This is an optimization exercise on Yosys and OpenROAD, whose aim is small area, not a production implementation. Only simulation tests tie the RTL to the original design; equivalence was not proved. Not every run is shown, and edits may drop behaviour that the tests do not exercise.

[design/flow/design.v]
module N64_Driver(
input PCLK,  
input PRESERN,  
input PSEL,  
input PENABLE,  
output wire PREADY,  
output wire PSLVERR,  
input PWRITE,  
input [31:0] PADDR,  
input wire [31:0] PWDATA,  
output reg [31:0] PRDATA,  
input wire N64_data,  
output wire N64_drive_low,  
output reg FABINT
);
assign PREADY = 1'b1;
assign PSLVERR = 1'b0;
reg [31:0] dataReg;
reg [8:0] commandReg;
reg N64_enable;
reg N64_reg;
reg [31:0] N64_reg_out;
reg [31:0] bits_recieved;
reg [31:0] bits_sent;
reg sending_data;
reg recieving_data;
reg recieve_counter_reset;
reg [31:0] recieve_counter;
wire WRITE_EN;
assign WRITE_EN = (PENABLE && PWRITE && PSEL);
reg [31:0] interupt_period;
reg [31:0] interupt_timer;
reg interupt_timer_reset;
always@(posedge PCLK) begin
if (~PRESERN)
	N64_enable <= 0;
else if (WRITE_EN && (PADDR[3:2] == 2'b01))
	N64_enable <= PWDATA[0];
end
reg FABINT_reg;
always@(posedge PCLK) begin
if (~PRESERN) begin
	FABINT <= 1'b0;
	interupt_timer_reset <= 1'b0;
	interupt_timer <= 1'b0;
	interupt_period <= 10000000;
end
else if (interupt_timer_reset) begin
	interupt_timer <= 0;
	interupt_timer_reset <= 0;
end
else if (N64_enable) begin
	if (interupt_timer == interupt_period) begin 
		interupt_timer_reset <= 1;
		FABINT <= 1'b1;
	end
	else begin
		FABINT <= 1'b0;
		interupt_timer <= interupt_timer + 1;
	end
end
end
always@(posedge PCLK) begin
if(~PRESERN)
	recieve_counter <= 0;
else if(recieve_counter_reset)
	recieve_counter <= 0;
else if (recieving_data)
	recieve_counter <= recieve_counter + 1;
end
reg send_counter_reset;
reg [31:0] send_counter;
always@(posedge PCLK) begin
if(~PRESERN)
	send_counter <= 0;
else if(send_counter_reset)
	send_counter <= 0;
else if (sending_data)
	send_counter <= send_counter + 1;
end
reg [2:0] syncer;
always@(posedge PCLK) begin
if(~PRESERN)
    syncer <= 3'b111;
else if(N64_data) begin
    syncer[0] <= 1'b1;
    syncer[1] <= 1'b1;
    syncer[2] <= 1'b1;
end
else begin
    syncer[0] <= 1'b0;
    syncer[1] <= syncer[0];
    syncer[2] <= syncer[1];
end
end
always@(posedge PCLK) begin
if (~PRESERN) begin
	recieving_data <= 0;
	bits_recieved <= 0;
end
else begin
	if (syncer[1] == 1'b0 && syncer[2] == 1'b1 && ~sending_data) begin
		recieve_counter_reset <= 1;
		if (~recieving_data) begin
			recieving_data <= 1;
			bits_recieved <= 0;
		end
	end
	else
		recieve_counter_reset <= 0;
	if (bits_recieved >= 32 && recieving_data) begin
		PRDATA <= N64_reg_out;
		recieving_data <= 0;
		bits_recieved <= 0;
	end
end
if (recieving_data) begin
	if (recieve_counter == 200)
		N64_reg_out <= (N64_reg_out << 1);
	else if (recieve_counter == 201) begin
		if (bits_recieved != 33)
			N64_reg_out[0] <= N64_data;
		bits_recieved <= bits_recieved + 1;
	end
end
if (~PRESERN)
	sending_data <= 0;
else begin
	if (WRITE_EN && PADDR[3:2] == 2'b00)
		commandReg <= PWDATA[8:0];
	if (WRITE_EN && ~sending_data) begin
		sending_data <= 1;
		recieving_data <= 0;
		bits_recieved <= 0;
		send_counter_reset <= 1;
		bits_sent <= 0;
		PRDATA <= N64_reg_out;
	end
	if (sending_data) begin
		if (send_counter < 100)
			N64_reg <= 0;
		else if (send_counter >= 100 && send_counter < 300) begin
			if (commandReg[8-bits_sent])
				N64_reg <= 1;
			else
				N64_reg <= 0;
		end
		else 
			N64_reg <= 1;
		if (send_counter == 300) begin
			if (bits_sent == 8) begin
				sending_data <= 0;
				recieving_data <= 1;
			end
			bits_sent <= bits_sent + 1;
		end
		if (send_counter == 400)
			send_counter_reset <= 1;
		else
			send_counter_reset <= 0;
	end
end
if (~PRESERN) begin
	commandReg <= 0;
	N64_reg <= 0;
	N64_reg_out <= 0;
	bits_recieved <= 0;
	bits_sent <= 0;
	sending_data <= 0;
	recieving_data <= 0;
	recieve_counter_reset <= 0;
	send_counter_reset <= 0;
	PRDATA <= 0;
end
end
assign N64_drive_low = ~N64_reg;
endmodule
[design/flow/run.sh]
#!/bin/bash
# synth_recipe.tcl (not shown) runs the flow's synth.tcl, then flattens the netlist and writes it again
# the make line also repeats each setting of config.mk as NAME=value (left out here)
make -C /OpenROAD-flow-scripts/flow DESIGN_CONFIG=/design/flow/config.mk WORK_HOME=/design/flow/orfs CLKGATE_MAP_FILE= SYNTH_SCRIPT=/design/flow/synth_recipe.tcl finish
[design/flow/config.mk]
export PLATFORM = sky130hd
export DESIGN_NAME = N64_Driver
export DESIGN_NICKNAME = N64_Driver
export VERILOG_FILES = /design/flow/design.v
export SDC_FILE = /design/flow/constraint.sdc
export NUM_CORES = 4
export LEC_CHECK = 0
export CAP_MARGIN = 20
export CORE_MARGIN = 2
export CORE_UTILIZATION = 40
export SLEW_MARGIN = 20
[design/flow/constraint.sdc]
create_clock -name core_clock -period 10.0 [get_ports {PCLK}]
set_input_delay 2.0000 -clock core_clock [delete_from_list [all_inputs] [get_ports {PCLK}]]
set_output_delay 2.0000 -clock core_clock [all_outputs]
set_load 0.01 [all_outputs]
==> flow_summary.json, run 1 <==
{
  "crit_path_end_kind": "flip-flop",
  "start_util_pct": 40.5,
  "overflow": 0,
  "p_sw_share_pct": 21.1,
  "p_int_w": 0.00165,
  "period_needed_ps": 3700,
  "rows": 63,
  "path_cells": "buf_4 -> buf_4 -> o21ai_4 -> buf_4 -> nor3_1 -> nand3_1 -> o21ai_0",
  "reg2reg_from": "sending_data",
  "ys.flop_type": "dfxtp_1",
  "yosys.area.top_type_share_pct": 40.7,
  "nClkBuffers": 42,
  "ys_top_cells_by_count": "dfxtp_1, nand2_1, nor2_1",
  "cp.arrival_ps": 4150,
  "place_congestion": 0.783,
  "diodes": 0,
  "placedCellCount": 1770,
  "grt_use_met1_pct": 24.2,
  "cp-start-kind": "input port",
  "path_class": "in2reg",
  "grt_max_degree": 103,
  "holdWs_ps": 413,
  "hold_depth": 1,
  "final_core_util_pct": 46.1,
  "hold_violations": 0,
  "cts_resized": 0,
  "clock_latency_ps": 540,
  "crit_family": "buffers and inverters",
  "grt_use_total_pct": 16.8,
  "min_from": "syncer[0]",
  "synth_top_family_by_area": "simple AND/OR/NAND/NOR gates",
  "buf_share_pct": 4.24,
  "synth_nets": 1491,
  "seq_power_share_pct": 46.7,
  "clkPwrFrac_pct": 50.7,
  "nets": 1493,
  "detail_route.wl_per_cell_microns": 14.8,
  "synth.avg_cell_area_sq_um": 8.53,
  "max_freq_mhz": 270,
  "postSynth.asyncResetShare_pct": 0,
  "critical-path-max-stage-delay_ps": 740,
  "ff_latch_area_sq_um": 4880,
  "crit_slowest_cell": "buf_4",
  "clockBufferDepth": 3,
  "dr.pass1.iters": 5,
  "wl_met1_mm": 13.4,
  "ys_types": 60,
  "die_area_sq_um": 31400,
  "outcome": "timing/DRC/antenna clean",
  "crit_required_ps": 10460,
  "grt_pass1_vias": 9080,
  "die_h_microns": 177,
  "fin_tns_setup_ps": 0,
  "cts_max_level": 1,
  "synth_area_leaders": "dfxtp_1, mux2i_1, xnor2_1",
  "tapCellCount": 390,
  "drt-initial-drc-count": 600,
  "nFlopsAndLatches": 244,
  "grt_pass1_wl_mm": 45.1
}
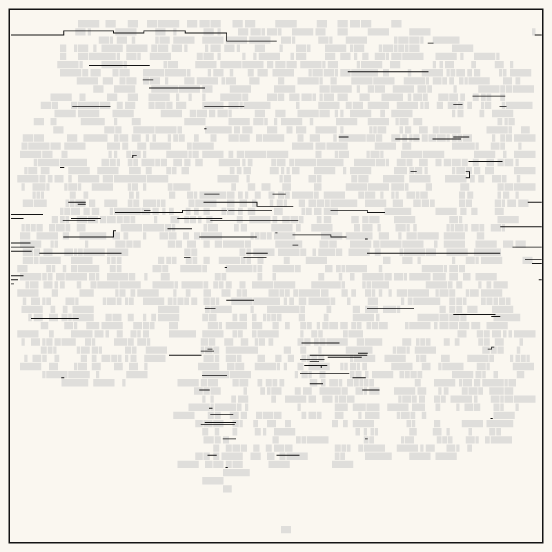
run_1/met3.png
Scale: 3 px per micron.
- longest straight run: 44.2 microns
- wire length on this layer: 899 microns
- main direction: horizontal
- share of all routed wire: 3.3%
final WL: 26.9 mm
Via Count: 9948
met3 usage: 2.12%

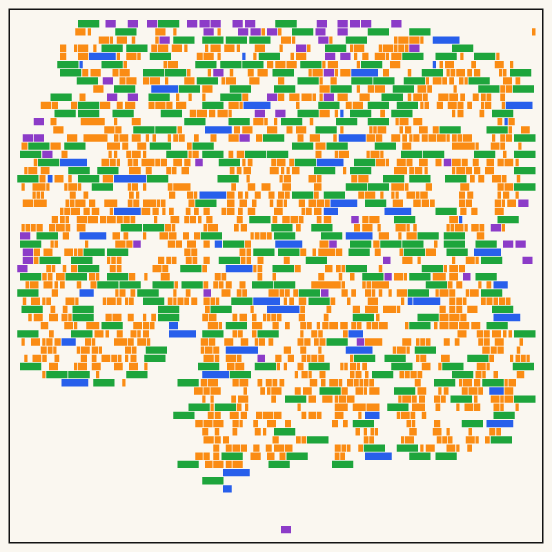
run_1/cell_classes.png
Scale: 3 px per micron.
- flip-flops: green (cells 244)
- all other logic: orange (cells 1075)
- clock drivers and dummy loads: blue (cells 50)
- other buffers and delay cells: purple (cells 61)
fin area: 13700 sq um
core area: 29600 sq um

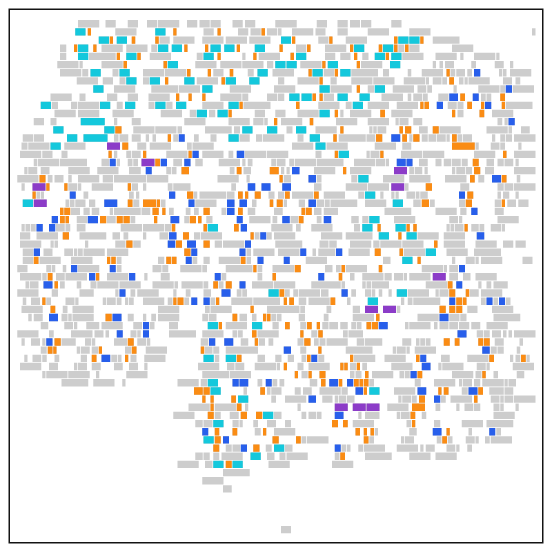
run_1/gate_families.png
Scale: 3 px per micron.
- AND and OR gates: blue (cells 109)
- multiplexers: cyan (cells 97)
- adder and majority cells: purple (cells 12)
- NAND gates: orange (cells 275; where spread over the die)
multi-input gate share of total cell area: 48.3%
commonest non-fill, non-tap cell in the layout: dfxtp_1
Layout Cells excl Fill: 1820

## Run 2: what changed since run 1
==> design/flow/design.v (replaced) <==
module N64_Driver(
input PCLK,
input PRESERN,
input PSEL,
input PENABLE,
output wire PREADY,
output wire PSLVERR,
input PWRITE,
input [31:0] PADDR,
input wire [31:0] PWDATA,
output reg [31:0] PRDATA,
input wire N64_data,
output wire N64_drive_low,
output reg FABINT
);
assign PREADY = 1'b1;
assign PSLVERR = 1'b0;
wire we    = PSEL & PENABLE & PWRITE;
wire wr0   = we & ~PADDR[3] & ~PADDR[2];
wire wr1   = we & ~PADDR[3] &  PADDR[2];
reg        en;
reg  [8:0] cmd;
reg        sending, receiving;
reg  [8:0] scnt;       
reg  [5:0] bcnt;       
reg        nreg;
reg  [1:0] lows;       
reg        rcr;
reg  [7:0] rcnt;       
reg [31:0] sr;
wire start = we & ~sending;
wire fe    = (lows == 2'd2);
wire s301  = (scnt == 9'd301);
wire endsend = sending & s301 & bcnt[3];
wire rdone = receiving & bcnt[5];
wire ev200 = receiving & (rcnt == 8'd200);
wire ev201 = receiving & (rcnt == 8'd201);
wire rsat  = (rcnt == 8'd202);
reg [23:0] lf;
reg        itr;
wire       lterm = (lf == 24'hc9adf3);
wire       lfb   = ~(lf[23] ^ lf[22] ^ lf[21] ^ lf[16]);
wire l_go = PRESERN & ~itr & en & ~lterm;
wire l_hd = PRESERN & ~itr & ~(en & ~lterm);
always @(posedge PCLK) lf <= ({24{l_go}} & {lf[22:0], lfb}) | ({24{l_hd}} & lf);
always @(posedge PCLK) begin
	if (~PRESERN) begin
		itr <= 1'b0;
		FABINT <= 1'b0;
	end else if (itr)
		itr <= 1'b0;
	else if (en) begin
		itr <= lterm;
		FABINT <= lterm;
	end
end
wire c_ld = PRESERN & wr0;
wire c_hd = PRESERN & ~wr0;
wire e_ld = PRESERN & wr1;
wire e_hd = PRESERN & ~wr1;
always @(posedge PCLK) begin
	cmd <= ({9{c_ld}} & PWDATA[8:0]) | ({9{c_hd}} & cmd);
	en <= (e_ld & PWDATA[0]) | (e_hd & en);
end
always @(posedge PCLK) begin
	if (~sending | (scnt == 9'd401))
		scnt <= 9'd0;
	else
		scnt <= scnt + 9'd1;
end
always @(posedge PCLK) begin
	if (~PRESERN)
		lows <= 2'd0;
	else if (N64_data)
		lows <= 2'd0;
	else if (lows != 2'd3)
		lows <= lows + 2'd1;
end
always @(posedge PCLK) rcr <= fe & ~sending;
always @(posedge PCLK) begin
	if (~PRESERN | rcr)
		rcnt <= 8'd0;
	else if (receiving & ~rsat)
		rcnt <= rcnt + 8'd1;
end
wire [8:0] cmdr = {cmd[0], cmd[1], cmd[2], cmd[3], cmd[4], cmd[5], cmd[6], cmd[7], cmd[8]};
always @(posedge PCLK) begin
	if (~PRESERN) begin
		sending <= 1'b0;
		receiving <= 1'b0;
		bcnt <= 6'd0;
		nreg <= 1'b0;
	end else begin
		if (start) begin
			sending <= 1'b1;
			receiving <= 1'b0;
		end else if (endsend) begin
			sending <= 1'b0;
			receiving <= 1'b1;
		end else if (fe & ~sending & ~receiving)
			receiving <= 1'b1;
		else if (rdone)
			receiving <= 1'b0;
		if (start | endsend | (rdone & ~ev201))
			bcnt <= 6'd0;
		else if ((sending & s301) | ev201)
			bcnt <= bcnt + 6'd1;
		if (sending & (scnt != 9'd0)) begin
			if (scnt <= 9'd100)
				nreg <= 1'b0;
			else if (scnt <= 9'd300)
				nreg <= cmdr[bcnt[3:0]];
			else
				nreg <= 1'b1;
		end
	end
end
wire pload = start | rdone;
wire p_ld  = PRESERN & pload;
wire p_hd  = PRESERN & ~pload;
always @(posedge PCLK) PRDATA <= ({32{p_ld}} & sr) | ({32{p_hd}} & PRDATA);
wire s_sh  = PRESERN & ev200;
wire s_hd  = PRESERN & ~ev200;
wire s_h0  = PRESERN & ~ev200 & ~ev201;
wire s_in  = PRESERN & ev201;
always @(posedge PCLK) begin
	sr[31:1] <= ({31{s_sh}} & sr[30:0]) | ({31{s_hd}} & sr[31:1]);
	sr[0] <= (s_in & N64_data) | (s_h0 & sr[0]);
end
assign N64_drive_low = ~nreg;
endmodule
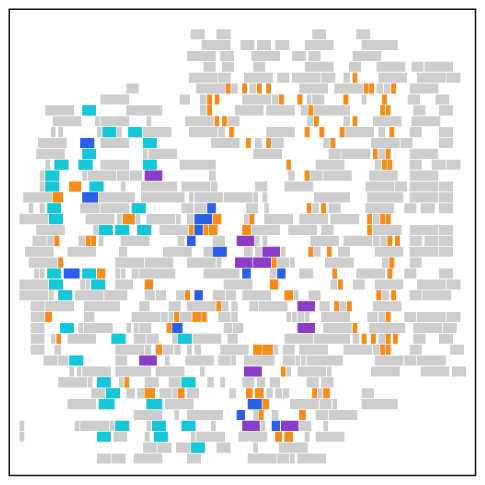
run_2/gate_families.png
Scale: 4 px per micron.
- NAND gates: orange (cells 104)
- adder and majority cells: purple (cells 11)
- AND and OR gates: blue (cells 15)
- multiplexers: cyan (cells 37)

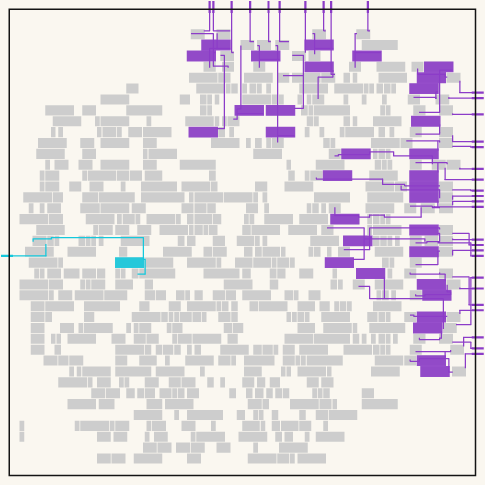
run_2/port_nets.png
Scale: 4 px per micron.
- PRDATA: purple (bits 32; direction output; edge 22 right, 10 top; end cells 32; buffers 32; wire 783 microns)
- FABINT: cyan (bits 1; direction output; edge left; end cells 1; buffers 1; wire 51.5 microns)
Top Ports: 106
PortBufs: 50

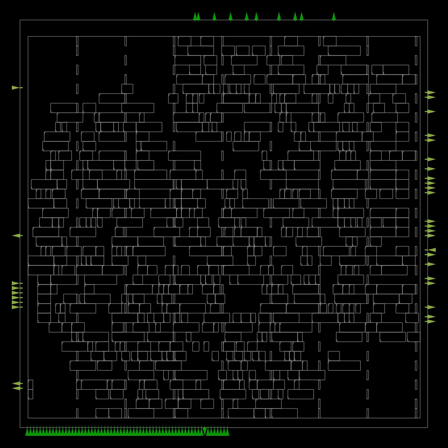
run_2/final_placement.png
core area: 12200 sq um
post-layout util: 50.8%

==> flow_summary.json, run 2 <==
{
  "synth_nets": 620,
  "buf_share_pct": 8.46,
  "crit_path_end_kind": "flip-flop",
  "detail_route.wl_per_cell_microns": 12.6,
  "die_area_sq_um": 13500,
  "cp.arrival_ps": 3830,
  "use_met3_pct": 3.79,
  "critical-path-max-stage-delay_ps": 670,
  "crit_slowest_cell": "inv_2",
  "rows": 40,
  "path_cells": "clkdlybuf4s50_1 -> inv_2 -> nor2_2 -> buf_4 -> a22o_1",
  "ys_types": 49,
  "cts_max_level": 4,
  "hold_violations": 0,
  "reg2reg_from": "lf[17]",
  "ys.flop_type": "dfxtp_1",
  "overflow": 0,
  "p_sw_share_pct": 21.4,
  "max_freq_mhz": 282,
  "multi_input_area_share_pct": 36.7,
  "grt_use_total_pct": 15.2,
  "grt_pass1_vias": 3633,
  "cp-start-kind": "input port",
  "nClkBuffers": 20,
  "postSynth.asyncResetShare_pct": 0,
  "place_congestion": 0.796,
  "stdcell_area_sq_um": 6180,
  "start_util_pct": 41.4,
  "diodes": 0,
  "crit_required_ps": 10290,
  "clock_latency_ps": 410,
  "crit_family": "buffers and inverters",
  "cts_resized": 0,
  "min_from": "sr[31]",
  "fin_tns_setup_ps": 0,
  "period_needed_ps": 3540,
  "holdWs_ps": 454,
  "ys_top_cells_by_count": "dfxtp_1, nand2_1, nor2_1",
  "wl_met1_mm": 4.55,
  "path_class": "in2reg",
  "nets": 658,
  "outcome": "timing/DRC/antenna clean",
  "seq_power_share_pct": 46.6,
  "vias": 3782,
  "synth_area_leaders": "dfxtp_1, mux2i_1, nand2_1",
  "ff_latch_area_sq_um": 2580,
  "hold_depth": 2,
  "synth_top_family_by_area": "simple AND/OR/NAND/NOR gates",
  "finalNonFillerCells": 757,
  "synth.avg_cell_area_sq_um": 9.34,
  "die_h_microns": 116
}
--- run 3 (changed files replaced; the others as in run 2) ---
removed: design/flow/run.sh
==> design/flow/design.v <==
module N64_Driver(
input PCLK,
input PRESERN,
input PSEL,
input PENABLE,
output wire PREADY,
output wire PSLVERR,
input PWRITE,
input [31:0] PADDR,
input wire [31:0] PWDATA,
output reg [31:0] PRDATA,
input wire N64_data,
output wire N64_drive_low,
output reg FABINT
);
assign PREADY = 1'b1;
assign PSLVERR = 1'b0;
wire we    = PSEL & PENABLE & PWRITE;
wire wr0   = we & ~PADDR[3] & ~PADDR[2];
wire wr1   = we & ~PADDR[3] &  PADDR[2];
reg        en;
reg  [8:0] cmd;
reg        sending, receiving;
reg  [8:0] scnt;       
reg  [5:0] bcnt;       
reg        nreg;
reg  [1:0] lows;       
reg        rcr;
reg  [7:0] rcnt;       
reg [31:0] sr;
wire start = we & ~sending;
wire fe    = (lows == 2'd2);
wire s301  = (scnt == 9'd301);
wire endsend = sending & s301 & bcnt[3];
wire rdone = receiving & bcnt[5];
wire ev200 = receiving & (rcnt == 8'd200);
wire ev201 = receiving & (rcnt == 8'd201);
wire rsat  = (rcnt == 8'd202);
reg [23:0] lf;
wire       lterm = (lf == 24'hc9adf3);
wire       itr   = FABINT & lterm;
wire       lfb   = ~(lf[23] ^ lf[22] ^ lf[21] ^ lf[16]);
wire l_go = PRESERN & ~itr & en & ~lterm;
wire l_hd = PRESERN & ~itr & ~(en & ~lterm);
always @(posedge PCLK) lf <= ({24{l_go}} & {lf[22:0], lfb}) | ({24{l_hd}} & lf);
always @(posedge PCLK) begin
	if (~PRESERN)
		FABINT <= 1'b0;
	else if (en & ~itr)
		FABINT <= lterm;
end
wire c_ld = PRESERN & wr0;
wire c_hd = PRESERN & ~wr0;
wire e_ld = PRESERN & wr1;
wire e_hd = PRESERN & ~wr1;
always @(posedge PCLK) begin
	cmd <= ({9{c_ld}} & PWDATA[8:0]) | ({9{c_hd}} & cmd);
	en <= (e_ld & PWDATA[0]) | (e_hd & en);
end
always @(posedge PCLK) begin
	if (~sending | (scnt == 9'd401))
		scnt <= 9'd0;
	else
		scnt <= scnt + 9'd1;
end
always @(posedge PCLK) begin
	if (~PRESERN)
		lows <= 2'd0;
	else if (N64_data)
		lows <= 2'd0;
	else if (lows != 2'd3)
		lows <= lows + 2'd1;
end
always @(posedge PCLK) rcr <= fe & ~sending;
always @(posedge PCLK) begin
	if (~PRESERN | rcr)
		rcnt <= 8'd0;
	else if (receiving & ~rsat)
		rcnt <= rcnt + 8'd1;
end
wire [8:0] cmdr = {cmd[0], cmd[1], cmd[2], cmd[3], cmd[4], cmd[5], cmd[6], cmd[7], cmd[8]};
always @(posedge PCLK) begin
	if (~PRESERN) begin
		sending <= 1'b0;
		receiving <= 1'b0;
		bcnt <= 6'd0;
		nreg <= 1'b0;
	end else begin
		if (start) begin
			sending <= 1'b1;
			receiving <= 1'b0;
		end else if (endsend) begin
			sending <= 1'b0;
			receiving <= 1'b1;
		end else if (fe & ~sending & ~receiving)
			receiving <= 1'b1;
		else if (rdone)
			receiving <= 1'b0;
		if (start | endsend | (rdone & ~ev201))
			bcnt <= 6'd0;
		else if ((sending & s301) | ev201)
			bcnt <= bcnt + 6'd1;
		if (sending & (scnt != 9'd0)) begin
			if (scnt <= 9'd100)
				nreg <= 1'b0;
			else if (scnt <= 9'd300)
				nreg <= cmdr[bcnt[3:0]];
			else
				nreg <= 1'b1;
		end
	end
end
wire pload = start | rdone;
wire p_ld  = PRESERN & pload;
wire p_hd  = PRESERN & ~pload;
always @(posedge PCLK) PRDATA <= ({32{p_ld}} & sr) | ({32{p_hd}} & PRDATA);
wire s_sh  = PRESERN & ev200;
wire s_hd  = PRESERN & ~ev200;
wire s_h0  = PRESERN & ~ev200 & ~ev201;
wire s_in  = PRESERN & ev201;
always @(posedge PCLK) begin
	sr[31:1] <= ({31{s_sh}} & sr[30:0]) | ({31{s_hd}} & sr[31:1]);
	sr[0] <= (s_in & N64_data) | (s_h0 & sr[0]);
end
assign N64_drive_low = ~nreg;
endmodule
==> design/flow/flow/run.sh <==
#!/bin/bash
# Standard ORFS layout, with one netlist rewrite between synthesis and floorplan:
# flop next-state logic of the form D = (L1 & a) | (L2 & Q) is re-mapped onto one
# a22o per flop with shared select gates (see surgery2.py). Registers are untouched.
set -euo pipefail
HERE=$(pwd)
R=$HERE/orfs/results/${FLOW_PLATFORM}/N64_Driver/base
LIB=$FLOW_HOME/platforms/${FLOW_PLATFORM}/lib/sky130_fd_sc_hd__tt_025C_1v80.lib
bash standard.sh synth > $HERE/log_synth.txt 2>&1
cp $R/1_2_yosys.v $HERE/netlist_std.v
python3 $HERE/flow/surgery2.py $LIB $HERE/netlist_std.v $HERE/netlist_rw.v > $HERE/log_surgery.txt 2>&1
cp $HERE/netlist_rw.v $R/1_2_yosys.v
rm -f $R/1_synth.odb
bash standard.sh synth > $HERE/log_synth_odb.txt 2>&1
bash standard.sh > $HERE/log_layout.txt 2>&1
==> design/flow/flow/libparse.py <==
import re
def parse_liberty(path):
    """cell -> dict(area, inputs[list], outputs{pin:func}, ff(bool))"""
    txt = open(path).read()
    cells = {}
    i = 0
    for m in re.finditer(r'\n\s*cell\s*\(\s*"?([\w]+)"?\s*\)\s*\{', txt):
        pass
    # simple brace walker
    pos = 0
    n = len(txt)
    cell_re = re.compile(r'cell\s*\(\s*"?(\w+)"?\s*\)\s*\{')
    for m in cell_re.finditer(txt):
        name = m.group(1)
        start = m.end()
        depth = 1; j = start
        while depth and j < n:
            c = txt[j]
            if c == '{': depth += 1
            elif c == '}': depth -= 1
            j += 1
        body = txt[start:j]
        am = re.search(r'\barea\s*:\s*([\d.]+)', body)
        info = {'area': float(am.group(1)) if am else 0.0, 'inputs': [], 'outputs': {}, 'ff': ('ff (' in body or 'ff(' in body or 'latch' in body)}
        for pm in re.finditer(r'\bpin\s*\(\s*"?(\w+)"?\s*\)\s*\{', body):
            pn = pm.group(1); s = pm.end(); d = 1; k = s
            while d and k < len(body):
                if body[k] == '{': d += 1
                elif body[k] == '}': d -= 1
                k += 1
            pb = body[s:k]
            dm = re.search(r'direction\s*:\s*"?(\w+)"?', pb)
            if not dm: continue
            if dm.group(1) == 'input': info['inputs'].append(pn)
            elif dm.group(1) == 'output':
                fm = re.search(r'\bfunction\s*:\s*"([^"]*)"', pb)
                info['outputs'][pn] = fm.group(1) if fm else None
        cells[name] = info
    return cells

class Expr:
    def __init__(self, s):
        self.toks = re.findall(r'\w+|[!&|^()\']', s); self.i = 0
    def peek(self): return self.toks[self.i] if self.i < len(self.toks) else None
    def take(self): t = self.toks[self.i]; self.i += 1; return t
    def parse(self):
        e = self.p_or(); return e
    def p_or(self):
        l = self.p_xor()
        while self.peek() in ('|', '+'):
            self.take(); r = self.p_xor(); l = ('|', l, r)
        return l
    def p_xor(self):
        l = self.p_and()
        while self.peek() == '^':
            self.take(); r = self.p_and(); l = ('^', l, r)
        return l
    def p_and(self):
        l = self.p_un()
        while True:
            p = self.peek()
            if p in ('&', '*'):
                self.take(); r = self.p_un(); l = ('&', l, r)
            elif p is not None and (p == '(' or p == '!' or re.match(r'\w', p)):
                r = self.p_un(); l = ('&', l, r)
            else: break
        return l
    def p_un(self):
        t = self.take()
        if t == '!': e = ('!', self.p_un())
        elif t == '(':
            e = self.p_or(); assert self.take() == ')'
        else: e = ('v', t)
        while self.peek() == "'":
            self.take(); e = ('!', e)
        return e

def ev(e, env, mask):
    op = e[0]
    if op == 'v':
        if e[1] in ('1',): return mask
        if e[1] in ('0',): return 0
        return env[e[1]]
    if op == '!': return mask & ~ev(e[1], env, mask)
    a = ev(e[1], env, mask); b = ev(e[2], env, mask)
    if op == '&': return a & b
    if op == '|': return a | b
    if op == '^': return a ^ b
    raise Exception(op)
==> design/flow/flow/surgery2.py <==
#!/usr/bin/env python3
"""Netlist rewrite for area: for every flop whose next state is, as a function of
nearby nets, D = (L1 & a) | (L2 & Q) with L1, L2 independent of a and Q, drive D
with one a22o (A1=L1, A2=a, B1=L2, B2=Q) and build L1, L2 once for all flops that
share them.  Cells that only fed the old D logic are removed.  Every kept net
keeps its function, flops are untouched.
usage: surgery2.py LIB IN.v OUT.v [-v]"""
import re, sys, itertools
from libparse import parse_liberty, Expr, ev

LIB, INV, OUTV = sys.argv[1:4]
VERB = '-v' in sys.argv
lib = parse_liberty(LIB)
text = open(INV).read()

inst_re = re.compile(r'^(\s*)(sky130_fd_sc_hd__\w+)\s+(\S+)\s*\((.*?)\);\n', re.S | re.M)
pin_re = re.compile(r'\.(\w+)\(([^()]*)\)')
insts = []
for m in inst_re.finditer(text):
    pins = {p: v.strip() for p, v in pin_re.findall(m.group(4))}
    insts.append(dict(type=m.group(2), name=m.group(3), pins=pins, span=(m.start(), m.end())))
if re.search(r'^\s*assign\s', text, re.M):
    print('netlist has assign statements; left as is'); open(OUTV, 'w').write(text); sys.exit(0)

hdr = re.search(r'module\s+\w+\s*\((.*?)\);', text, re.S)
ports = set(p.strip() for p in hdr.group(1).split(','))
def is_port(net): return net.split('[')[0].strip() in ports

driver = {}; fanout = {}
for i, c in enumerate(insts):
    info = lib[c['type']]
    for p, n in c['pins'].items():
        if p in info['outputs']: driver[n] = (i, p)
        else: fanout.setdefault(n, []).append((i, p))

exprs = {}
def func(t, p):
    k = (t, p)
    if k not in exprs: exprs[k] = Expr(lib[t]['outputs'][p]).parse()
    return exprs[k]
def is_comb(i):
    info = lib[insts[i]['type']]
    return (not info['ff']) and len(info['outputs']) == 1 and len(info['inputs']) > 0
def out_net(i):
    c = insts[i]; return [n for p, n in c['pins'].items() if p in lib[c['type']]['outputs']][0]
def is_buf(i): return re.match(r'sky130_fd_sc_hd__(clk)?buf_\d+$', insts[i]['type']) is not None
def root(net):
    while net in driver and is_buf(driver[net][0]): net = insts[driver[net][0]]['pins']['A']
    return net

MAXLEAVES = 11
def eval_cone(d, stops, depth_lim):
    """expand from d through comb cells (shared or not) breadth-first; returns leaves, cells"""
    cells = []; leaves = []
    frontier = [(d, 0)]; seen = set()
    while frontier:
        net, dep = frontier.pop(0)
        if net in seen: continue
        seen.add(net)
        if net not in stops and net in driver and is_comb(driver[net][0]) and dep < depth_lim:
            i = driver[net][0]; cells.append(i)
            for p in lib[insts[i]['type']]['inputs']: frontier.append((insts[i]['pins'][p], dep + 1))
        else:
            leaves.append(net)
    return leaves, cells

def removable(d, keep_nets):
    """fanout-free cone of d (cells only feeding d), not crossing keep_nets"""
    cells = set()
    def rec(net, top):
        if net in keep_nets and not top: return
        if net in driver and is_comb(driver[net][0]) and (top or (len(fanout.get(net, [])) == 1 and not is_port(net))):
            i = driver[net][0]
            if i in cells: return
            cells.add(i)
            for p in lib[insts[i]['type']]['inputs']: rec(insts[i]['pins'][p], False)
    rec(d, True)
    return cells

def tables(leaves, cells, nets):
    k = len(leaves); rows = 1 << k; mask = (1 << rows) - 1
    val = {}
    for j, l in enumerate(leaves):
        v = 0
        blk = 1 << j
        # bit r set iff (r>>j)&1
        pat = ((1 << blk) - 1) << blk
        per = pat
        span = blk * 2
        while span < rows:
            per |= per << span; span *= 2
        val[l] = per & mask
    def get(net):
        if net in val: return val[net]
        i, p = driver[net]; c = insts[i]
        env = {q: get(c['pins'][q]) for q in lib[c['type']]['inputs']}
        v = ev(func(c['type'], p), env, mask); val[net] = v; return v
    for n in nets: get(n)
    return val, mask, rows

def cof(f, rows, ja, av, jq, qv):
    r_ = 0
    for r in range(rows):
        rr = (r & ~(1 << ja) & ~(1 << jq)) | (av << ja) | (qv << jq)
        if (f >> rr) & 1: r_ |= 1 << r
    return r_

def reduce_fn(tt, leaves, rows):
    """drop leaves tt doesn't depend on; merge leaves with the same root; return (tuple roots, tt over them)"""
    k = len(leaves)
    dep = []
    for j in range(k):
        f0 = cof1(tt, rows, j, 0); f1 = cof1(tt, rows, j, 1)
        if f0 != f1: dep.append(j)
    roots = sorted(set(root(leaves[j]) for j in dep))
    n = len(roots); nrows = 1 << n; ntt = 0
    for r in range(nrows):
        # build a full row consistent with these root values (others 0)
        full = 0
        for j in dep:
            if (r >> roots.index(root(leaves[j]))) & 1: full |= 1 << j
        if (tt >> full) & 1: ntt |= 1 << r
    # verify consistency for leaves sharing a root: skip if inconsistent
    return tuple(roots), ntt

def cof1(tt, rows, j, v):
    r_ = 0
    for r in range(rows):
        rr = (r & ~(1 << j)) | (v << j)
        if (tt >> rr) & 1: r_ |= 1 << r
    return r_

# ---------- two-level synthesis of small select functions
def primes(tt, n):
    terms = set()
    for r in range(1 << n):
        if (tt >> r) & 1: terms.add((r, 0))   # (value, dontcare mask)
    allp = set()
    cur = terms
    while cur:
        nxt = set(); used = set()
        lst = list(cur)
        for a in lst:
            for b in lst:
                if a[1] == b[1]:
                    diff = a[0] ^ b[0]
                    if diff and (diff & (diff - 1)) == 0 and a[0] < b[0]:
                        nxt.add((a[0] & ~diff, a[1] | diff)); used.add(a); used.add(b)
        allp |= (cur - used)
        cur = nxt
    return list(allp)
def cover(tt, n):
    ps = primes(tt, n)
    def covers(p, r): return (r & ~p[1]) == p[0]
    left = set(r for r in range(1 << n) if (tt >> r) & 1)
    chosen = []
    while left:
        best = max(ps, key=lambda p: (sum(1 for r in left if covers(p, r)), -bin(~p[1] & ((1 << n) - 1)).count('1')))
        chosen.append(best); left -= set(r for r in left if covers(best, r))
    return chosen

A22O = lib['sky130_fd_sc_hd__a22o_1']['area']
new_cells = []; new_wires = []
uid = [0]
def nm(prefix):
    uid[0] += 1; return f'_surg_{prefix}{uid[0]}_'
def conj_cell(lits, out):
    pos = [n for n, p in lits if p]; neg = [n for n, p in lits if not p]; k = len(lits)
    if k == 1:
        return ('sky130_fd_sc_hd__inv_1', {'A': neg[0], 'Y': out}) if neg else ('sky130_fd_sc_hd__buf_1', {'A': pos[0], 'X': out})
    if k == 2:
        if len(pos) == 2: return ('sky130_fd_sc_hd__and2_1', {'A': pos[0], 'B': pos[1], 'X': out})
        if len(pos) == 1: return ('sky130_fd_sc_hd__nor2b_1', {'A': neg[0], 'B_N': pos[0], 'Y': out})
        return ('sky130_fd_sc_hd__nor2_1', {'A': neg[0], 'B': neg[1], 'Y': out})
    if k == 3:
        if len(pos) == 3: return ('sky130_fd_sc_hd__and3_1', {'A': pos[0], 'B': pos[1], 'C': pos[2], 'X': out})
        if len(pos) == 2: return ('sky130_fd_sc_hd__and3b_1', {'A_N': neg[0], 'B': pos[0], 'C': pos[1], 'X': out})
        if len(pos) == 1: return ('sky130_fd_sc_hd__nor3b_1', {'A': neg[0], 'B': neg[1], 'C_N': pos[0], 'Y': out})
        return ('sky130_fd_sc_hd__nor3_1', {'A': neg[0], 'B': neg[1], 'C': neg[2], 'Y': out})
    if k == 4:
        if len(pos) == 4: return ('sky130_fd_sc_hd__and4_1', {'A': pos[0], 'B': pos[1], 'C': pos[2], 'D': pos[3], 'X': out})
        if len(pos) == 3: return ('sky130_fd_sc_hd__and4b_1', {'A_N': neg[0], 'B': pos[0], 'C': pos[1], 'D': pos[2], 'X': out})
        if len(pos) == 2: return ('sky130_fd_sc_hd__and4bb_1', {'A_N': neg[0], 'B_N': neg[1], 'C': pos[0], 'D': pos[1], 'X': out})
        if len(pos) == 1: return ('sky130_fd_sc_hd__nor4b_1', {'A': neg[0], 'B': neg[1], 'C': neg[2], 'D_N': pos[0], 'Y': out})
        return ('sky130_fd_sc_hd__nor4_1', {'A': neg[0], 'B': neg[1], 'C': neg[2], 'D': neg[3], 'Y': out})
    return None
def synth_fn(roots, tt):
    """cells computing tt over roots; returns (cells, out) or None"""
    n = len(roots); full = (1 << (1 << n)) - 1
    if tt == 0 or tt == full or n > 6: return None
    cov = cover(tt, n)
    if len(cov) > 4: return None
    cells = []; terms = []
    for (v, dc) in cov:
        lits = tuple((roots[j], (v >> j) & 1) for j in range(n) if not (dc >> j) & 1)
        if len(lits) > 4: return None
        if len(lits) == 1 and lits[0][1] == 1 and len(cov) > 1:
            terms.append(lits[0][0]); continue
        o = nm('t'); c = conj_cell(lits, o)
        if c is None: return None
        cells.append((c[0], nm('c'), c[1])); terms.append(o)
    if len(terms) == 1:
        if not cells: return None
        return cells, terms[0]
    o = nm('o')
    orc = {2: 'sky130_fd_sc_hd__or2_1', 3: 'sky130_fd_sc_hd__or3_1', 4: 'sky130_fd_sc_hd__or4_1'}[len(terms)]
    cells.append((orc, nm('c'), dict(zip('ABCD', terms), X=o)))
    return cells, o

sel_cache = {}
def sel_net(roots, tt, leaves_val=None):
    key = (roots, tt)
    if key in sel_cache: return sel_cache[key]
    n = len(roots)
    # identity: a single root, positive
    if n == 1 and tt == 0b10:
        sel_cache[key] = (roots[0], 0.0, []); return sel_cache[key]
    r = synth_fn(roots, tt)
    if r is None: sel_cache[key] = None; return None
    cells, o = r
    cost = sum(lib[t]['area'] for t, _, _ in cells)
    sel_cache[key] = (o, cost, cells); return sel_cache[key]

flops = [i for i, c in enumerate(insts) if c['type'].startswith('sky130_fd_sc_hd__dfxtp')]
plans = []
for i in flops:
    c = insts[i]; d = c['pins']['D']; q = c['pins']['Q']
    if d not in driver or not is_comb(driver[d][0]): continue
    best = None
    for depth in (2, 3, 4, 5):
        base_leaves, _ = eval_cone(d, set(), depth)
        if len(base_leaves) > MAXLEAVES: break
        # candidate data nets: leaves and internal nets of the cone
        _, cells = eval_cone(d, set(), depth)
        cand_stops = [None] + [out_net(j) for j in cells if out_net(j) != d]
        for st in cand_stops:
            stops = set() if st is None else {st}
            leaves, cells2 = eval_cone(d, stops, depth)
            if q not in leaves or len(leaves) > MAXLEAVES: continue
            val, mask, rows = tables(leaves, cells2, [d])
            f = val[d]; jq = leaves.index(q)
            for ja, a in enumerate(leaves):
                if a == q: continue
                if st is not None and a != st: continue
                f00 = cof(f, rows, ja, 0, jq, 0)
                if f00: continue
                f10 = cof(f, rows, ja, 1, jq, 0); f01 = cof(f, rows, ja, 0, jq, 1); f11 = cof(f, rows, ja, 1, jq, 1)
                if f11 != (f10 | f01): continue
                k1 = reduce_fn(f10, leaves, rows); k2 = reduce_fn(f01, leaves, rows)
                if q in k1[0] or q in k2[0] or root(a) in k1[0] or root(a) in k2[0]: continue
                s1 = sel_net(*k1); s2 = sel_net(*k2)
                if s1 is None or s2 is None: continue
                keep = {a, s1[0], s2[0]} | set(k1[0]) | set(k2[0])
                rem = removable(d, keep)
                gain = sum(lib[insts[j]['type']]['area'] for j in rem) - A22O
                if best is None or gain > best[0]:
                    best = (gain, k1, k2, a, rem)
    if best: plans.append((i,) + best)

groups = {}
for p in plans:
    if p[1] > 0.01: groups.setdefault((p[2], p[3]), []).append(p)
accepted = []
total_rem = set(); claimed_d = set()
for key, ps in sorted(groups.items(), key=lambda kv: -sum(p[1] for p in kv[1])):
    s1 = sel_net(*key[0]); s2 = sel_net(*key[1])
    cost = (s1[1] if s1[0] not in claimed_d else 0) + (s2[1] if s2[0] not in claimed_d else 0)
    ps = [p for p in ps if not (p[5] & total_rem) and insts[p[0]]['pins']['D'] not in claimed_d]
    # removal sets must not include cells that compute nets we keep for other rewrites
    g = sum(p[1] for p in ps) - cost
    if g <= 1.0:
        if VERB: print('group not worth it', key, round(g, 1), len(ps))
        continue
    for p in ps:
        accepted.append(p); total_rem |= p[5]; claimed_d.add(insts[p[0]]['pins']['D'])
    claimed_d.add(s1[0]); claimed_d.add(s2[0])

# make sure no removed cell drives a net that we use as a, select leaf, or that survives elsewhere
used = set()
for p in accepted:
    used.add(p[4]); used |= set(p[2][0]) | set(p[3][0])
bad = [j for j in total_rem if out_net(j) in used]
if bad:
    print('conflict: removed cells drive used nets; dropping affected rewrites')
    bset = set(bad)
    accepted = [p for p in accepted if not (p[5] & bset)]
    total_rem = set().union(*[p[5] for p in accepted]) if accepted else set()
# every fanout of every removed cell must be a removed cell or the rewritten D pin's flop
for j in total_rem:
    o = out_net(j)
    for (k, pin) in fanout.get(o, []):
        if k not in total_rem and not (insts[k]['type'].startswith('sky130_fd_sc_hd__dfxtp') and pin == 'D'):
            raise SystemExit(f'internal error: removed {insts[j]["name"]} feeds {insts[k]["name"]}')

emitted_sel = set()
for p in accepted:
    i, gain, k1, k2, a, rem = p
    nets = []
    for k in (k1, k2):
        s = sel_net(*k)
        if s[0] not in emitted_sel and s[2]:
            emitted_sel.add(s[0])
            for t, n, pins in s[2]:
                new_cells.append((t, n, pins))
                for pn, v in pins.items():
                    if v.startswith('_surg_') and v not in new_wires: new_wires.append(v)
        nets.append(s[0])
    fl = insts[i]
    new_cells.append(('sky130_fd_sc_hd__a22o_1', nm('m'), {'A1': nets[0], 'A2': a, 'B1': nets[1], 'B2': fl['pins']['Q'], 'X': fl['pins']['D']}))
    if VERB: print('rewrite', fl['name'], round(gain, 1))

removed_area = sum(lib[insts[j]['type']]['area'] for j in total_rem)
added = sum(lib[t]['area'] for t, _, _ in new_cells)
print(f'{len(accepted)} flops rewritten; removed {len(total_rem)} cells {removed_area:.1f} um2, added {len(new_cells)} cells {added:.1f} um2, net {removed_area - added:.1f} um2')

out = []; last = 0
for j in sorted(total_rem, key=lambda j: insts[j]['span'][0]):
    s0, e0 = insts[j]['span']; out.append(text[last:s0]); last = e0
out.append(text[last:])
res = ''.join(out)
body = ''.join(f'  {t} {n} (\n' + ',\n'.join(f'    .{p}({v}' + (' ' if v.startswith('\\') else '') + ')' for p, v in pins.items()) + '\n  );\n' for t, n, pins in new_cells)
k = res.rindex('endmodule'); res = res[:k] + body + res[k:]
m = re.search(r'module\s+\w+\s*\(.*?\);\n', res, re.S)
res = res[:m.end()] + ''.join(f'  wire {w};\n' for w in new_wires) + res[m.end():]
open(OUTV, 'w').write(res)
==> design/flow/standard.sh <==
#!/bin/bash
# synth_recipe.tcl (not shown) runs the flow's synth.tcl, then flattens the netlist and writes it again
# the make line also repeats each setting of config.mk as NAME=value (left out here)
make -C /OpenROAD-flow-scripts/flow DESIGN_CONFIG=/design/flow/config.mk WORK_HOME=/design/flow/orfs CLKGATE_MAP_FILE= SYNTH_SCRIPT=/design/flow/synth_recipe.tcl "${@:-finish}"
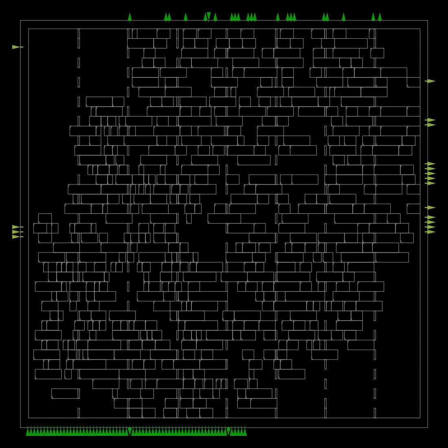
run_3/final_placement.png
post-layout util: 51.0%
row cnt: 40
Seq Cell Count: 128

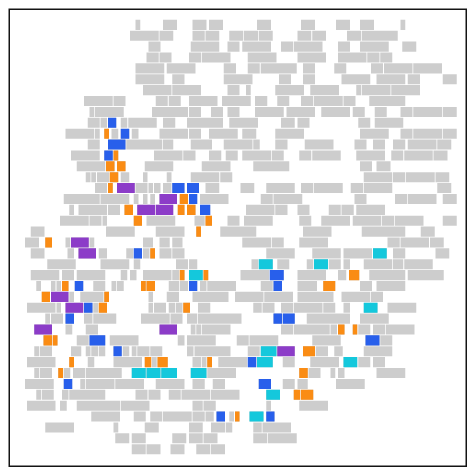
run_3/gate_families.png
Scale: 4 px per micron.
- AND and OR gates: blue (cells 25)
- NAND gates: orange (cells 40)
- multiplexers: cyan (cells 14)
- adder and majority cells: purple (cells 11; where left middle)
Layout Cells excl Fill: 659
multi-input gate share of total cell area: 35.0%

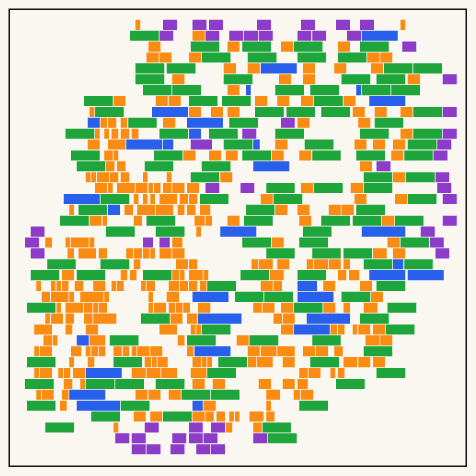
run_3/cell_classes.png
Scale: 4 px per micron.
- clock drivers and dummy loads: blue (cells 32)
- all other logic: orange (cells 299)
- other buffers and delay cells: purple (cells 53)
- flip-flops: green (cells 128)

==> flow_summary.json, run 3 <==
{
  "crit_slowest_cell": "clkdlybuf4s50_1",
  "period_needed_ps": 3760,
  "clkPwrFrac_pct": 54.6,
  "reg2reg_from": "lf[17]",
  "cts_max_level": 4,
  "dr.pass1.iters": 4,
  "max_freq_mhz": 266,
  "clock_latency_ps": 410,
  "place_congestion": 0.754,
  "hold_depth": 1,
  "busiest_layer": "met2",
  "buf_share_pct": 8.74,
  "p_sw_share_pct": 20.4,
  "diodes": 0,
  "ff_latch_area_sq_um": 2560,
  "p_int_w": 0.000948,
  "overflow": 0,
  "core_sq_um": 11900,
  "crit_path_end_kind": "flip-flop",
  "tapCellCount": 147,
  "seq_power_share_pct": 43.2,
  "detail_route.wl_per_cell_microns": 14.2,
  "path_class": "in2reg",
  "path_cells": "clkdlybuf4s50_1 -> o21ai_0 -> a21oi_2 -> buf_4 -> a22o_1",
  "grt_max_degree": 33,
  "grt_pass1_vias": 3313,
  "nClkBuffers": 20,
  "placedCellCount": 626,
  "nets": 580,
  "io_buffer_count": 50,
  "cp-start-kind": "input port",
  "fin_tns_setup_ps": 0,
  "crit_required_ps": 10350,
  "die_h_microns": 114,
  "min_from": "sr[31]",
  "vias": 3482,
  "outcome": "timing/DRC/antenna clean",
  "drt-total-wl_mm": 9.35,
  "synth.avg_cell_area_sq_um": 10.7,
  "clockBufferDepth": 2,
  "grt_use_met1_pct": 19.5,
  "grt_pass1_wl_mm": 15.8,
  "hold_violations": 0,
  "wl_met1_mm": 4.69,
  "die_area_sq_um": 13000,
  "holdWs_ps": 466,
  "start_util_pct": 40.5,
  "final_common_cell": "dfxtp_1",
  "synth_nets": 533,
  "drt-initial-drc-count": 159,
  "cp.arrival_ps": 4110
}
## Run 4: what changed since run 3
==> design/flow/flow/run.sh (replaced) <==
#!/bin/bash
# Standard ORFS layout with three changes:
#  1. between synthesis and floorplan, flop next-state logic of the form
#     D = (L1 & a) | (L2 & Q) is re-mapped onto one a22o per flop with shared
#     select gates, and dead or half-used cells are trimmed (flow/surgery2.py);
#     registers are untouched;
#  2. every input and output port still gets its own buffer, but a buf_1;
#  3. CTS builds the tree from small clock buffers and inserts no dummy loads.
set -euo pipefail
HERE=$(pwd)
R=$HERE/orfs/results/${FLOW_PLATFORM}/N64_Driver/base
LIB=$FLOW_HOME/platforms/${FLOW_PLATFORM}/lib/sky130_fd_sc_hd__tt_025C_1v80.lib
CTSBUF="sky130_fd_sc_hd__clkbuf_2 sky130_fd_sc_hd__clkbuf_4"
bash standard.sh synth > $HERE/log_synth.txt 2>&1
cp $R/1_2_yosys.v $HERE/netlist_std.v
python3 $HERE/flow/surgery2.py $LIB $HERE/netlist_std.v $HERE/netlist_rw.v > $HERE/log_surgery.txt 2>&1
cp $HERE/netlist_rw.v $R/1_2_yosys.v
rm -f $R/1_synth.odb
bash standard.sh synth > $HERE/log_synth_odb.txt 2>&1
bash standard.sh BUFFER_PORTS_ARGS="-buffer_cell sky130_fd_sc_hd__buf_1" \
  CTS_ARGS="-sink_clustering_enable -repair_clock_nets -dont_use_dummy_load -buf_list $CTSBUF" \
  finish > $HERE/log_layout.txt 2>&1
--- a/design/flow/flow/surgery2.py
+++ b/design/flow/flow/surgery2.py
@@ -293,4 +293,25 @@
             raise SystemExit(f'internal error: removed {insts[j]["name"]} feeds {insts[k]["name"]}')
 
+# cells left without any load once the rewritten logic is gone
+def loads_left(net, gone):
+    return [k for (k, pin) in fanout.get(net, []) if k not in gone and not (k in rewritten_flops and pin == 'D')]
+rewritten_flops = set(p[0] for p in accepted)
+new_inputs = set()
+for p in accepted:
+    new_inputs.add(p[4]); new_inputs |= set(p[2][0]) | set(p[3][0])
+changed = True
+dead = set()
+while changed:
+    changed = False
+    for j, c in enumerate(insts):
+        if j in total_rem or j in dead or not is_comb(j): continue
+        o = out_net(j)
+        if is_port(o) or o in new_inputs: continue
+        if not loads_left(o, total_rem | dead):
+            dead.add(j); changed = True
+# a flop D net that is rewritten is driven by the new a22o; its old driver is in total_rem
+total_rem |= dead
+print(f'{len(dead)} cells left without loads removed')
+
 emitted_sel = set()
 for p in accepted:
@@ -310,4 +331,17 @@
     if VERB: print('rewrite', fl['name'], round(gain, 1))
 
+# half adders with one output unused: keep only the gate that is needed
+for j, c in enumerate(insts):
+    if j in total_rem or not re.match(r'sky130_fd_sc_hd__ha_\d+$', c['type']): continue
+    s_, co = c['pins'].get('SUM'), c['pins'].get('COUT')
+    s_used = s_ is not None and (is_port(s_) or loads_left(s_, total_rem))
+    c_used = co is not None and (is_port(co) or loads_left(co, total_rem))
+    if s_used and c_used: continue
+    total_rem.add(j)
+    if s_used:
+        new_cells.append(('sky130_fd_sc_hd__xor2_1', nm('h'), {'A': c['pins']['A'], 'B': c['pins']['B'], 'X': s_}))
+    elif c_used:
+        new_cells.append(('sky130_fd_sc_hd__and2_1', nm('h'), {'A': c['pins']['A'], 'B': c['pins']['B'], 'X': co}))
+
 removed_area = sum(lib[insts[j]['type']]['area'] for j in total_rem)
 added = sum(lib[t]['area'] for t, _, _ in new_cells)
==> flow_summary.json, run 4 <==
{
  "rows": 39,
  "start_util_pct": 41.4,
  "yosysWarningCount": 1,
  "syn_area_sq_um": 4790,
  "error": "[ERROR STA-0564] clock_tree_synthesis positional arguments not supported.",
  "io_buffer_count": 50,
  "synth.avg_cell_area_sq_um": 10.6,
  "haltStage": "clock tree synthesis",
  "io_pins": 106,
  "outcome": "aborted with a tool error",
  "die_x_microns": 113,
  "dp_slack_ps": 6390,
  "place_congestion": 0.858,
  "synth_nets": 527,
  "netlist_instances": 452,
  "die_h_microns": 113,
  "place_area_sq_um": 5090,
  "dpl.hpwl_mm": 6.09,
  "placedCellCount": 623
}
## Run 5: what changed since run 4
--- a/design/flow/flow/run.sh
+++ b/design/flow/flow/run.sh
@@ -11,5 +11,5 @@
 R=$HERE/orfs/results/${FLOW_PLATFORM}/N64_Driver/base
 LIB=$FLOW_HOME/platforms/${FLOW_PLATFORM}/lib/sky130_fd_sc_hd__tt_025C_1v80.lib
-CTSBUF="sky130_fd_sc_hd__clkbuf_2 sky130_fd_sc_hd__clkbuf_4"
+CTSBUF="{sky130_fd_sc_hd__clkbuf_8}"
 bash standard.sh synth > $HERE/log_synth.txt 2>&1
 cp $R/1_2_yosys.v $HERE/netlist_std.v
--- a/design/flow/flow/surgery2.py
+++ b/design/flow/flow/surgery2.py
@@ -51,16 +51,20 @@
 MAXLEAVES = 11
 def eval_cone(d, stops, depth_lim):
-    """expand from d through comb cells (shared or not) breadth-first; returns leaves, cells"""
-    cells = []; leaves = []
-    frontier = [(d, 0)]; seen = set()
-    while frontier:
-        net, dep = frontier.pop(0)
-        if net in seen: continue
-        seen.add(net)
-        if net not in stops and net in driver and is_comb(driver[net][0]) and dep < depth_lim:
-            i = driver[net][0]; cells.append(i)
-            for p in lib[insts[i]['type']]['inputs']: frontier.append((insts[i]['pins'][p], dep + 1))
-        else:
-            leaves.append(net)
+    """cut of d: expand leaves through comb cells (shared or not), breadth first,
+    as long as the number of leaves stays within MAXLEAVES"""
+    cells = []; leaves = [d]; depth = {d: 0}
+    changed = True
+    while changed:
+        changed = False
+        for net in sorted(leaves, key=lambda n: depth[n]):
+            if net in stops or net not in driver or not is_comb(driver[net][0]) or depth[net] >= depth_lim: continue
+            i = driver[net][0]
+            ins = [insts[i]['pins'][p] for p in lib[insts[i]['type']]['inputs']]
+            newl = [x for x in leaves if x != net]
+            for x in ins:
+                if x not in newl: newl.append(x); depth.setdefault(x, depth[net] + 1)
+            if len(newl) > MAXLEAVES and net != d: continue
+            leaves = newl; cells.append(i); changed = True
+            break
     return leaves, cells
 
@@ -257,4 +261,5 @@
                     best = (gain, k1, k2, a, rem)
     if best: plans.append((i,) + best)
+    if VERB: print('plan', c['name'], best and (round(best[0],1), best[1], best[2], best[3]))
 
 groups = {}
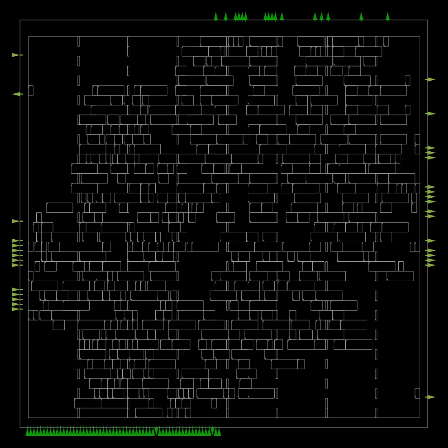
run_5/final_placement.png
tap cells: 143
post-layout util: 46.0%

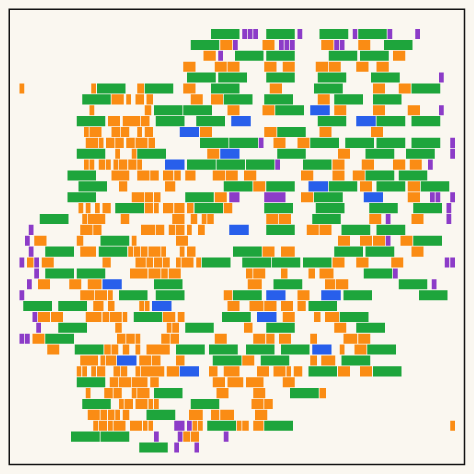
run_5/cell_classes.png
Scale: 4 px per micron.
- cells driving clock nets: blue (cells 17)
- other buffers and delay cells: purple (cells 53)
- all other logic: orange (cells 299)
- flip-flops: green (cells 128)
row cnt: 39
fin area: 5320 sq um
core area: 11600 sq um

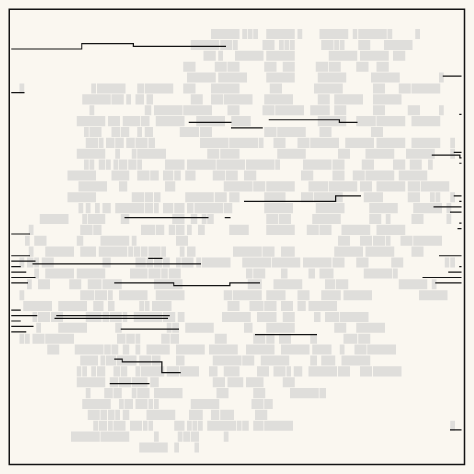
run_5/met3.png
Scale: 4 px per micron.
- wire length on this layer: 450 microns
- share of all routed wire: 4.9%

==> flow_summary.json, run 5 <==
{
  "outcome": "timing/DRC/antenna clean",
  "period_needed_ps": 3100,
  "cts_resized": 0,
  "place_congestion": 0.858,
  "buf_share_pct": 4.09,
  "critical-path-max-stage-delay_ps": 530,
  "dp_slack_ps": 6390,
  "drt-total-wl_mm": 9.17,
  "final_common_cell": "dfxtp_1",
  "clkPwrFrac_pct": 36.6,
  "dr.pass1.iters": 4,
  "io_pins": 106,
  "fin_tns_setup_ps": 0,
  "grt_use_met1_pct": 20.0,
  "syn_area_sq_um": 4790,
  "grt_pass1_vias": 3270,
  "ff_latch_area_sq_um": 2560,
  "cts_max_level": 4,
  "nClkBuffers": 17,
  "yosysWarningCount": 1,
  "crit_required_ps": 10300,
  "synth.avg_cell_area_sq_um": 10.6,
  "nFlopsAndLatches": 128,
  "dpl.hpwl_mm": 6.09,
  "clockBufferDepth": 2,
  "p_int_w": 0.000668,
  "p_sw_share_pct": 21.1,
  "seq_power_share_pct": 60.7,
  "crit_slowest_cell": "o21ai_0",
  "use_met3_pct": 5.31,
  "hold_depth": 1,
  "min_from": "PRDATA[13]",
  "netlist_instances": 452,
  "diodes": 0,
  "cp.arrival_ps": 3400,
  "reg2reg_from": "lf[17]",
  "wl_met1_mm": 4.49,
  "synth_nets": 527,
  "grt_use_total_pct": 15.0,
  "place_area_sq_um": 5090,
  "drt-initial-drc-count": 132,
  "clock_latency_ps": 430,
  "die_h_microns": 113
}

==> notes/layouts.md <==
Pictures saved along the way, in no particular order.

Wires at chosen ports, followed through buffers.
Plate I
Scale: 3 px per micron.
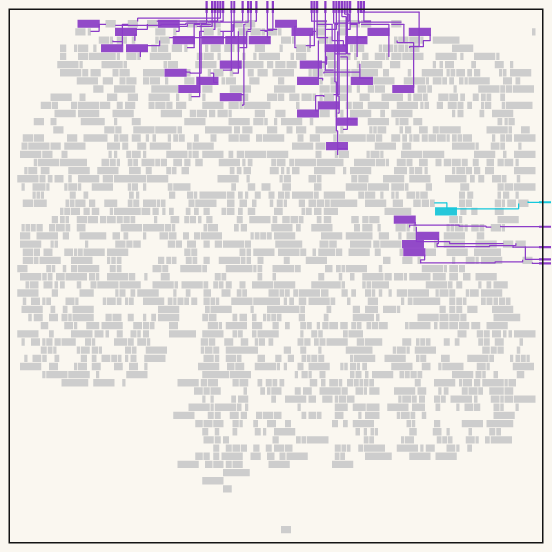
Plate II
Scale: 4 px per micron.
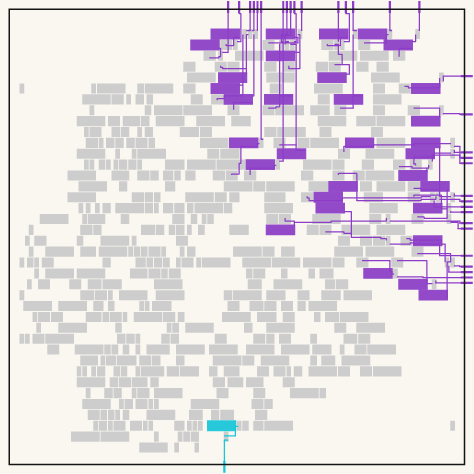
For run 1, see Plate I.
For run 5, see Plate II.
The one with the largest die is Plate I.

re-timing with driven ports:
How much do the figures lean on ideal ports? The routed layouts below were timed once more, with nothing changed but the port constraints.
Step 1, drivers: a clkbuf_16 drives PCLK and a buf_2 each remaining input, both assumed.
Step 2 also shifts input and output timing later by t, the mid clock arrival at the registers, as if the neighbouring blocks saw the same clock.
Three values: ideal, step 1, step 2; two values: the first two.
| run | shift t [ns] | setup slack, ns | worst hold slack (ns) | worst register clock-pin slew, ns |
|---|---|---|---|---|
| run 1 | 0.581 | 6.302 / 6.311 / 5.729 | 0.413 / 0.413 / 0.413 | 0.06 / 0.06 |
| run 2 | 0.444 | 6.460 / 6.475 / 6.031 | 0.454 / 0.454 / 0.454 | 0.06 / 0.06 |
| run 3 | 0.444 | 6.238 / 6.251 / 5.807 | 0.466 / 0.466 / 0.466 | 0.06 / 0.06 |
| run 5 | 0.448 | 6.902 / 6.912 / 6.464 | 0.477 / 0.477 / 0.477 | 0.08 / 0.08 |
After both steps every run listed still meets setup and hold. For run 1, which loses most, drivers alone change the setup slack by +0.009 ns; drivers and shift together by -0.573 ns.
